Background: an optimization exercise with open tools, aiming at small area, a short achievable clock period and few clock cycles per item. Do not read the settings as production practice.
RTL that was checked went through simulation tests only; none was proved equivalent to the original.
The series may have gaps, and a smaller design here may also do less where the tests do not look.
Function not checked in run 2: the RTL went through the layout flow alone.

## flow/config.mk

```make
export PLATFORM = sky130hd
export DESIGN_NAME = booth
export DESIGN_NICKNAME = booth
export VERILOG_FILES = /design/flow/design.v
export SDC_FILE = /design/flow/constraint.sdc
export NUM_CORES = 4
export LEC_CHECK = 0
export CAP_MARGIN = 20
export CORE_MARGIN = 2
export CORE_UTILIZATION = 40
export PLACE_DENSITY = 0.6
export SLEW_MARGIN = 20
```

## flow/constraint.sdc

```tcl
create_clock -name core_clock -period 6.0 [get_ports {clk}]
set_input_delay 1.2000 -clock core_clock [delete_from_list [all_inputs] [get_ports {clk}]]
set_output_delay 1.2000 -clock core_clock [all_outputs]
set_load 0.01 [all_outputs]
```

## flow/design.v

```verilog
module booth(clk, rst, inp, mtpr, mtpd, done, adds, subs, prod);
    input clk;
    input rst;
    input inp;
    input [31:0] mtpr;
    input [31:0] mtpd;
    output reg done;
    output reg [5:0] adds;
    output reg [5:0] subs;
    output reg [63:0] prod;
    reg signed [63:0] multiplier;
    reg signed [63:0] multiplicand;
    localparam [63:0] tmp = 64'b1111111111111111111111111111111111111111111111111111111111111111;
    reg [5:0] pos;
    reg k;
    always @(posedge clk) begin
        if (rst == 1) begin
            done <= 1;
            pos <= 32;
        end
        else if (inp == 1) begin
            multiplier <= $signed(mtpr << 1);
            multiplicand <= $signed(mtpd);
            adds <= 0;
            subs <= 0;
            prod <= 0;
            done <= 0;
            pos <= 0;
        end
        else if (pos < 32) begin
            if (multiplier[0] == 1 && multiplier[1] == 0) begin
                adds = adds + 1;
                prod = prod + multiplicand;
            end
            else if (multiplier[1] == 1 && multiplier[0] == 0) begin
                subs = subs + 1;
                prod = prod - multiplicand;
            end
            pos <= pos+1;
            multiplier = multiplier >>> 1;
            multiplicand = multiplicand << 1;
            k = multiplier[0];
            if ((k == 0 && multiplier == 0) || (k == 1 && multiplier == tmp)) begin
                done <= 1;
                pos <= 32;
            end
        end
    end
endmodule
```

## flow/run.sh

```bash
#!/bin/bash
# synth_recipe.tcl (not shown) runs the flow's synth.tcl, then flattens the netlist and writes it again
# the make line also repeats each setting of config.mk as NAME=value (left out here)
make -C /OpenROAD-flow-scripts/flow DESIGN_CONFIG=/design/flow/config.mk WORK_HOME=/design/flow/orfs CLKGATE_MAP_FILE= SYNTH_SCRIPT=/design/flow/synth_recipe.tcl finish
```

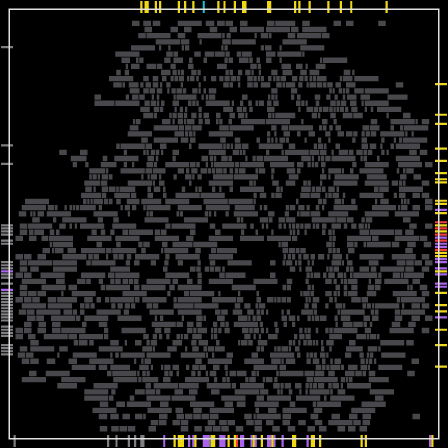
run_1/pins.png
Pins as bars across the die edge, other pins in grey.
legend:
  yellow:
    port: prod
    pins: 64
    direction: output
    edge: 22 east, 22 north, 20 south
  red:
    port: adds
    pins: 6
    direction: output
    edge: 5 east, 1 south
  cyan:
    port: inp
    pins: 1
    direction: input
    edge: north
  purple:
    port: mtpd
    pins: 32
    direction: input
    edge: 19 south, 11 east, 2 west
all pins by edge: 48 south, 38 east, 35 west, 23 north

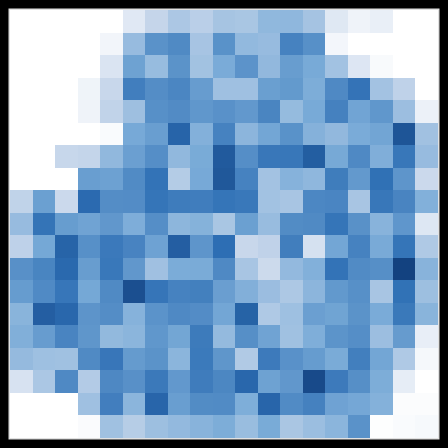
run_1/density.png
The die is cut into 19 by 19 equal tiles; white is low, dark blue is high, 0 to 100% covered.
tiles over 75% full: 5.0%
mean over tiles: 44%
emptiest ninth of the die: north-west
nearly empty tiles: 13%

==> qor.log, run 1 <==
qor: drt.initialDrtViolationCount 676
qor: setup_path.setup.worst_path.end_class flop
qor: setup_path.worst_path_dominant_cell_family simple AND/OR/NAND/NOR gates
qor: floorplan.io_pins 144
qor: timing.clock_skew 21.5 ps
qor: placed_design.placement.io_buffers 142
qor: finish.area_delta_synth_final 19.7%
qor: placed_design.dpl_cell_area 15600 sq um
qor: clock_network.hold_buffers 0
qor: setup_path.worstPathRequired 6290 ps
qor: setup_path.worstPathMaxFanout 7
qor: setup_path.slowest_stage_delay_cp 660 ps
qor: setup_path.criticalPathCategory reg2reg
qor: timing.timing.fmax 0.177 GHz
qor: logic_synthesis.netlist_instances 1355
qor: grt.initial_antenna_violation_count 0
qor: grt.grt_usage 19.4%
qor: timing.report.final.hold_viol_count 0
qor: grt.grt_pass1_vias 10471
qor: logic_synthesis.dominantRegCellSynth edfxtp_1
qor: floorplan.initial_core_util 40.9%
qor: placed_design.dp.final_hpwl 26100 microns
qor: drt.post_drt_via_cell_ratio 5.57
qor: drt.drt-wirelength-per-cell 18.3 microns
qor: flow_run.max_cap_viol_count 0
qor: clock_network.cts_made_buffers 26
qor: clock_network.cts_buffer_depth 3
qor: logic_synthesis.syn-cell-area 13800 sq um
qor: timing.final_max_slew_viol_count 0
qor: timing.worst-slew-pin-transition 1040 ps
qor: finish.drive_gt1_share 9.14%
qor: floorplan.die_y 190 microns
qor: grt.globalRoute.totalOverflow 0
qor: logic_synthesis.synth_area_leader_cell edfxtp_1
qor: setup_path.critPathMostFrequentCell ha_1
qor: finish.layout.cells.most_common_list edfxtp_1 (204), clkdlybuf4s50_1 (141), nor2_1 (138)
qor: clock_network.clk_transition_reported_paths 60 ps
qor: logic_synthesis.ys_ff_latch 211
qor: setup_path.startpoint_type flop
qor: logic_synthesis.synth_area_per_cell 10.2 sq um
qor: floorplan.design.die.area 35900 sq um
qor: timing.setup_tns 0 ps
qor: timing.maxSlewHeadroom 30.8%
qor: logic_synthesis.synth_enable_flop_cells 204
qor: clock_network.clock_tree.htree_level_count 1
qor: logic_synthesis.yosys.area.top_type_share 44.5%
qor: floorplan.chipWidth 190 microns
qor: clock_network.cts_num_sinks 211
qor: finish.layout_commonest_cell edfxtp_1
qor: finish.antenna_cells 0
qor: finish.finish.utilization 48.9%
qor: clock_network.cts_tree done
qor: placed_design.gp_routability_congestion 0.939
qor: timing.fin_crit_sh 94.1%
qor: setup_path.timing.critical_path.cells inv_1 -> ha_1 -> or4b_2 -> and4bb_2 -> and2_1 -> nor2_1 -> xor2_1 -> ha_1 -> nand4_1 -> or3_1 -> a211oi_1 -> o311ai_2 -> a21oi_1 -> o31ai_1 -> nand2_1 -> a21boi_0 -> mux2_2
qor: floorplan.fp_rows 67
qor: finish.postLayoutCellArea 16500 sq um
qor: setup_path.worst_ep_arrival_time 5940 ps
qor: grt.grt_max_degree 88
qor: drt.antenna_left 0
qor: setup_path.r2r_cells 17
qor: setup_path.crit_buf_inv 1
qor: hold_path.worst_hold_path.num_cells 2
qor: clock_network.postCtsSetupBuffers 0
qor: logic_synthesis.async_flop_share 0%
qor: logic_synthesis.yosysWarningCount 1
qor: clock_network.clockRootBuffer clkbuf_16
qor: hold_path.worstHoldPathType reg2reg
qor: run_status.status finished clean
qor: drt.detailroute.via_count 10850
Testbench counts for the RTL of run 1, summed over its fixed seeds: cycles 54,804, items 2,400.
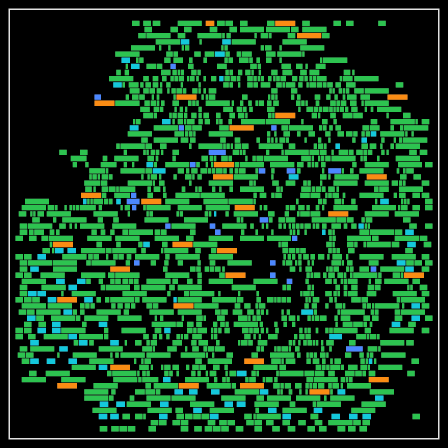
run_1/drive_strength.png
legend:
  cyan:
    size: drive 2
    cells: 84
    most_used: mux2_2
  orange:
    size: drive 6 and up
    cells: 30
    most_used: clkbuf_16
  green:
    size: drive 1 or less
    cells: 1362
    most_used: edfxtp_1
  blue:
    size: drive 3 to 4
    cells: 23
    most_used: buf_4

## run 1: cell type report
class / instances / area (sq um)
multi-input combinational: 1029 / 7090
fill: 3167 / 17200
tap: 448 / 561
clock inverter: 15 / 153
inverter: 59 / 224
sequential: 211 / 6270
clock buffer: 31 / 669
timing repair buffer: 154 / 1510
## run 1: cell families after synthesis
group | after synthesis | share of synthesized area [%]
multiplexers | 63 | 5.14
flip-flops | 211 | 45.5
AND/OR/NAND/NOR | 406 | 14.9
AO/OA/AOI/OAI | 353 | 15.8
adder cells (fa/ha/maj) | 82 | 7.51
XOR/XNOR | 125 | 7.95
buffers and inverters | 115 | 3.19
## run 1: synthesized netlist by cell type (7+ instances only)
cell,instances
xnor2_1,75
nand2_1,79
inv_1,58
dfxtp_1,7
o31ai_1,9
mux2_2,62
o21bai_1,18
nor3_1,27
nand3_1,22
a21oi_1,105
a21o_1,63
o21ai_0,94
xor2_1,50
ha_1,81
nand4_1,43
and3_1,11
clkbuf_1,48
a31oi_1,15
edfxtp_1,204
nor2b_1,15
a21boi_0,8
nor2_1,138
nor4_1,24
buf_1,7
## run 1: metrics by stage
stage | instances | worst slack (ps) | hold slack (ps)
floorplan | 1355 | 809 | 471
global placement | 1901 | 438 | 486
detailed placement | 1901 | 400 | 488
CTS | 1947 | 351 | 508
global route | 1947 | -10.2 | 528
finish | 1947 | 355 | 497
## run 1: path summary, 6_finish.rpt
path | startpoint | end | slack (ps)
setup / recovery | multiplicand[1] | prod[51] | 360
hold / removal | done | done | 500
setup reg to reg | multiplicand[1] | prod[51] | 360
hold reg to reg | done | done | 500
## run 1: timing repair
item / 4_1_cts / 5_1_grt
setup endpoints to repair: 0 / 6
resized for setup: 0 / 3
hold endpoints to repair: 0 / 0
## run 1: layer usage
layer / track usage, % / share of wire [%]
met1: 27.7 / 47
met3: 2.69 / 5.4
met5: 0 / 0
met4: 4.86 / 2.2
met2: 31.2 / 45
## run 1: registers in the layout (all words and copies together) (netlist names)
register,flops
subs,6
prod,64
multiplier,64
multiplicand,64
done,1
pos,6
adds,6
run_1/final_worst_path.png
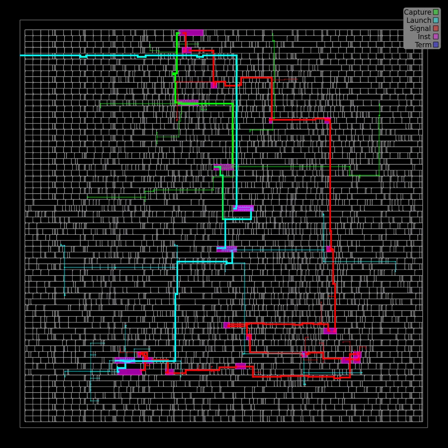

## Run 2: large edit since run 1, in outline
flow/design.v: 49 -> 2028 lines; modules unchanged: 0
  booth: edited, 49 -> 2028 lines
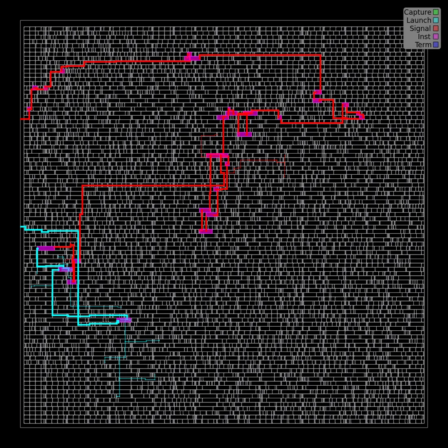
run_2/final_worst_path.png
final setup slack of the worst path: -2710 ps
setup TNS: -125270 ps
minimum period implied by the final worst setup slack: 8710 ps
final core area utilization: 60.0%
fin cells: 4242

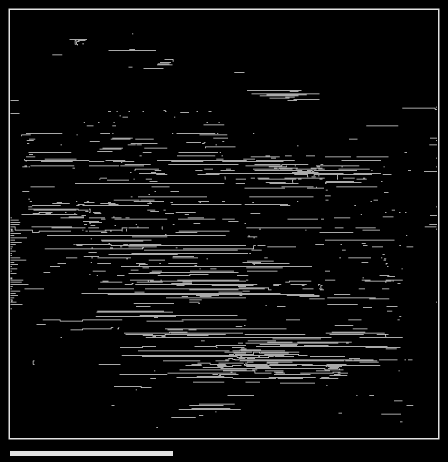
run_2/met3.png
Scale bar: 100 microns.
share of all routed wire: 7.8%
main direction: horizontal
vias after detailed routing: 24617
post-detailed-routing wire length: 109000 microns
met3 usage: 5.15%

==> qor.log, run 2 <==
qor: drt.drt_pass1_iterations 6
qor: finish.layout_commonest_cell buf_4
qor: timing.timing.fmax 0.115 GHz
qor: drt.antenna_left 0
qor: setup_path.setup.worst_path.end_class primary output
qor: logic_synthesis.synth_area_leader_cell fa_1
qor: logic_synthesis.dominantRegCellSynth edfxtp_1
qor: finish.postLayoutCellArea 39600 sq um
qor: grt.grt_usage 31.3%
qor: timing.final_setup_violation_count 65
qor: finish.area_delta_synth_final 48.1%
qor: setup_path.worst_ep_arrival_time 7510 ps
qor: finish.layout.cells.most_common_list buf_4 (549), xnor2_1 (436), a22oi_1 (293)
qor: timing.fin_crit_sh 145%
qor: grt.grt_use_met2 51.7%
qor: clock_network.cts_num_sinks 63
qor: setup_path.timing.critical_path.from r[27]
qor: setup_path.worstPathRequired 4800 ps
qor: clock_network.cts_tree done
qor: drt.drt-wirelength-per-cell 25.6 microns
qor: timing.worst-slew-pin-transition 835 ps
qor: clock_network.clockRootBuffer clkbuf_16
qor: drt.initialDrtViolationCount 2034
qor: grt.met1_resource_use_gr 40.2%
qor: setup_path.criticalPathCategory reg2out
qor: logic_synthesis.netlist_instances 2747
qor: clock_network.clk_transition_reported_paths 60 ps
qor: setup_path.worstPathMaxFanout 8
qor: grt.initial_antenna_violation_count 1
qor: logic_synthesis.yosys.area.top_type_share 34.3%
qor: grt.grt_pass1_vias 26608
qor: logic_synthesis.async_flop_share 0%
qor: logic_synthesis.synth_area_per_cell 9.73 sq um
qor: hold_path.worstHoldPathType in2reg
qor: logic_synthesis.synth_common_cells xnor2_1 (517), a22oi_1 (465), fa_1 (458)
qor: drt.post_drt_via_cell_ratio 5.80
qor: floorplan.fp_rows 94
qor: grt.globalRoute.totalOverflow 0
qor: logic_synthesis.synth.most_common_cell xnor2_1
qor: run_status.status finished with violations
qor: grt.grt_pass1_wl 165000 microns
qor: hold_path.worst_hold_path.num_cells 1
qor: logic_synthesis.synth_enable_flop_cells 63
qor: flow_run.max_cap_viol_count 0
qor: clock_network.clock_tree.htree_level_count 3
qor: finish.drive_gt1_share 47.2%
qor: finish.largest_register_ff_count 32
qor: timing.final_max_slew_viol_count 0
qor: placed_design.gp_routability_congestion 0.934
qor: floorplan.design.die.area 68900 sq um
qor: setup_path.startpoint_type flop
qor: finish.n_fill_cell 5419
qor: clock_network.hold_buffers 0
qor: placed_design.placement.io_buffers 138
qor: floorplan.chipWidth 263 microns
qor: hold_path.hp-start mtpd[10]
qor: timing.post-route-worst-setup-slack -2710 ps
qor: logic_synthesis.yosysWarningCount 1
qor: timing.report.final.hold_viol_count 0
qor: timing.finalHoldWorstSlack 1410 ps
qor: placed_design.dpl_cell_area 35400 sq um
qor: floorplan.io_pins 144
qor: placed_design.pre_cts_ws -3310 ps
qor: finish.register_bank_with_the_most_flops d
qor: run_status.checkFailReasons negative setup slack
qor: clock_network.cts_made_buffers 9
qor: grt.grt_max_degree 64
qor: placed_design.dp.final_hpwl 82700 microns
qor: finish.reg.largest.list d: 32 flops, r: 31 flops
qor: floorplan.initial_core_util 40.5%
qor: clock_network.cts_buffer_depth 2
qor: logic_synthesis.ys_ff_latch 63
qor: grt.grt_most_used_layer met2
qor: logic_synthesis.syn-cell-area 26700 sq um
qor: floorplan.die_y 263 microns
qor: timing.maxSlewHeadroom 44.4%
-- run 2: critical path, cell delays in order, from the launching register on --
cell and delay, ps:
edfxtp_1 480, ha_2 230, mux2_4 370, buf_8 170, a22oi_1 250, xnor2_1 130
fa_1 430, fa_2 410, fa_1 520, fa_2 410, fa_1 490, inv_1 50
fa_1 530, ha_4 220, ha_4 270, nand4_1 230, nor2_4 180, nand4_1 100
a21oi_2 200, o2111ai_2 130, buf_6 150, a2111oi_4 320, buf_4 200, o211ai_1 110
a31oi_1 230, xnor2_1 150, buf_2 160
-- run 2: what timing repair did --
| action | CTS | global route |
|---|---|---|
| resized for setup | 658 | 205 |
| cloned | 7 | 0 |
| endpoints found under the setup margin | 65 | 67 |
| pin swaps | 273 | 198 |
| setup buffers | 94 | 59 |
-- run 2: cell type report --
| class | count | area [sq um] | share of cell area (%) |
|---|---|---|---|
| Antenna cell | 1 | 2.50 | 0.00632 |
| Clock buffer | 12 | 236 | 0.597 |
| Clock inverter | 4 | 22.5 | 0.0569 |
| Inverter | 280 | 1080 | 2.72 |
| Multi-Input combinational cell | 2139 | 27100 | 68.4 |
| Sequential cell | 63 | 1890 | 4.78 |
| Tap cell | 864 | 1080 | 2.73 |
| Timing Repair Buffer | 879 | 8190 | 20.7 |
-- run 2: per-layer routing --
metal  share of wire [%]  vias up
met2                  47     1158
met5                   0        -
met4                 5.4        0
met1                  39    12596
li1                    -    10578
met3                 7.8      285
-- run 2: kinds of logic after synthesis --
logic type	share of synthesized area (%)
compound gates	19.1
xor+xnor	19.0
fa+ha+maj	41.8
buf+inv	7.84
flops	7.08
mux	1.88
other cells	0.0281
simple gates	3.25
-- run 2: worst paths after layout --
kind / endpoint / slack, ps
setup / recovery: prod[62] / -2710
hold / removal: d[10] / 1410
-- run 2: per-stage QoR --
step	instances	TNS [ps]
2_1_floorplan	2748	-67090
3_3_place_gp	4081	-136550
3_5_place_dp	4081	-138780
4_1_cts	4191	-119740
5_1_grt	4241	-137530
6_report	4242	-125270

[static timing again, ports no longer ideal]
The flow's constraints put no driver on any port. The routed layouts listed below were extracted and timed again, unchanged, in two steps. Step 1: set_driving_cell puts a clkbuf_16 on clk and a buf_2 on each other input, an assumption about the parent block. Step 2 moves the port delays by t, midway between the first and last clock arrival at a register: inputs arrive t later, outputs are due t later. That takes back most of the time a late clock gives input paths. a / b / c = no drivers / after step 1 / after step 2; a / b = the first two.
run | t (ns) | slack for setup (ns) | worst setup path after step 2 | worst register clock-pin slew, ns
run 1 | 0.596 | 0.355 / 0.355 / 0.355 | register to register | 0.06 / 0.06
run 2 | 0.382 | -2.713 / -2.760 / -2.378 | register to output | 0.06 / 0.06
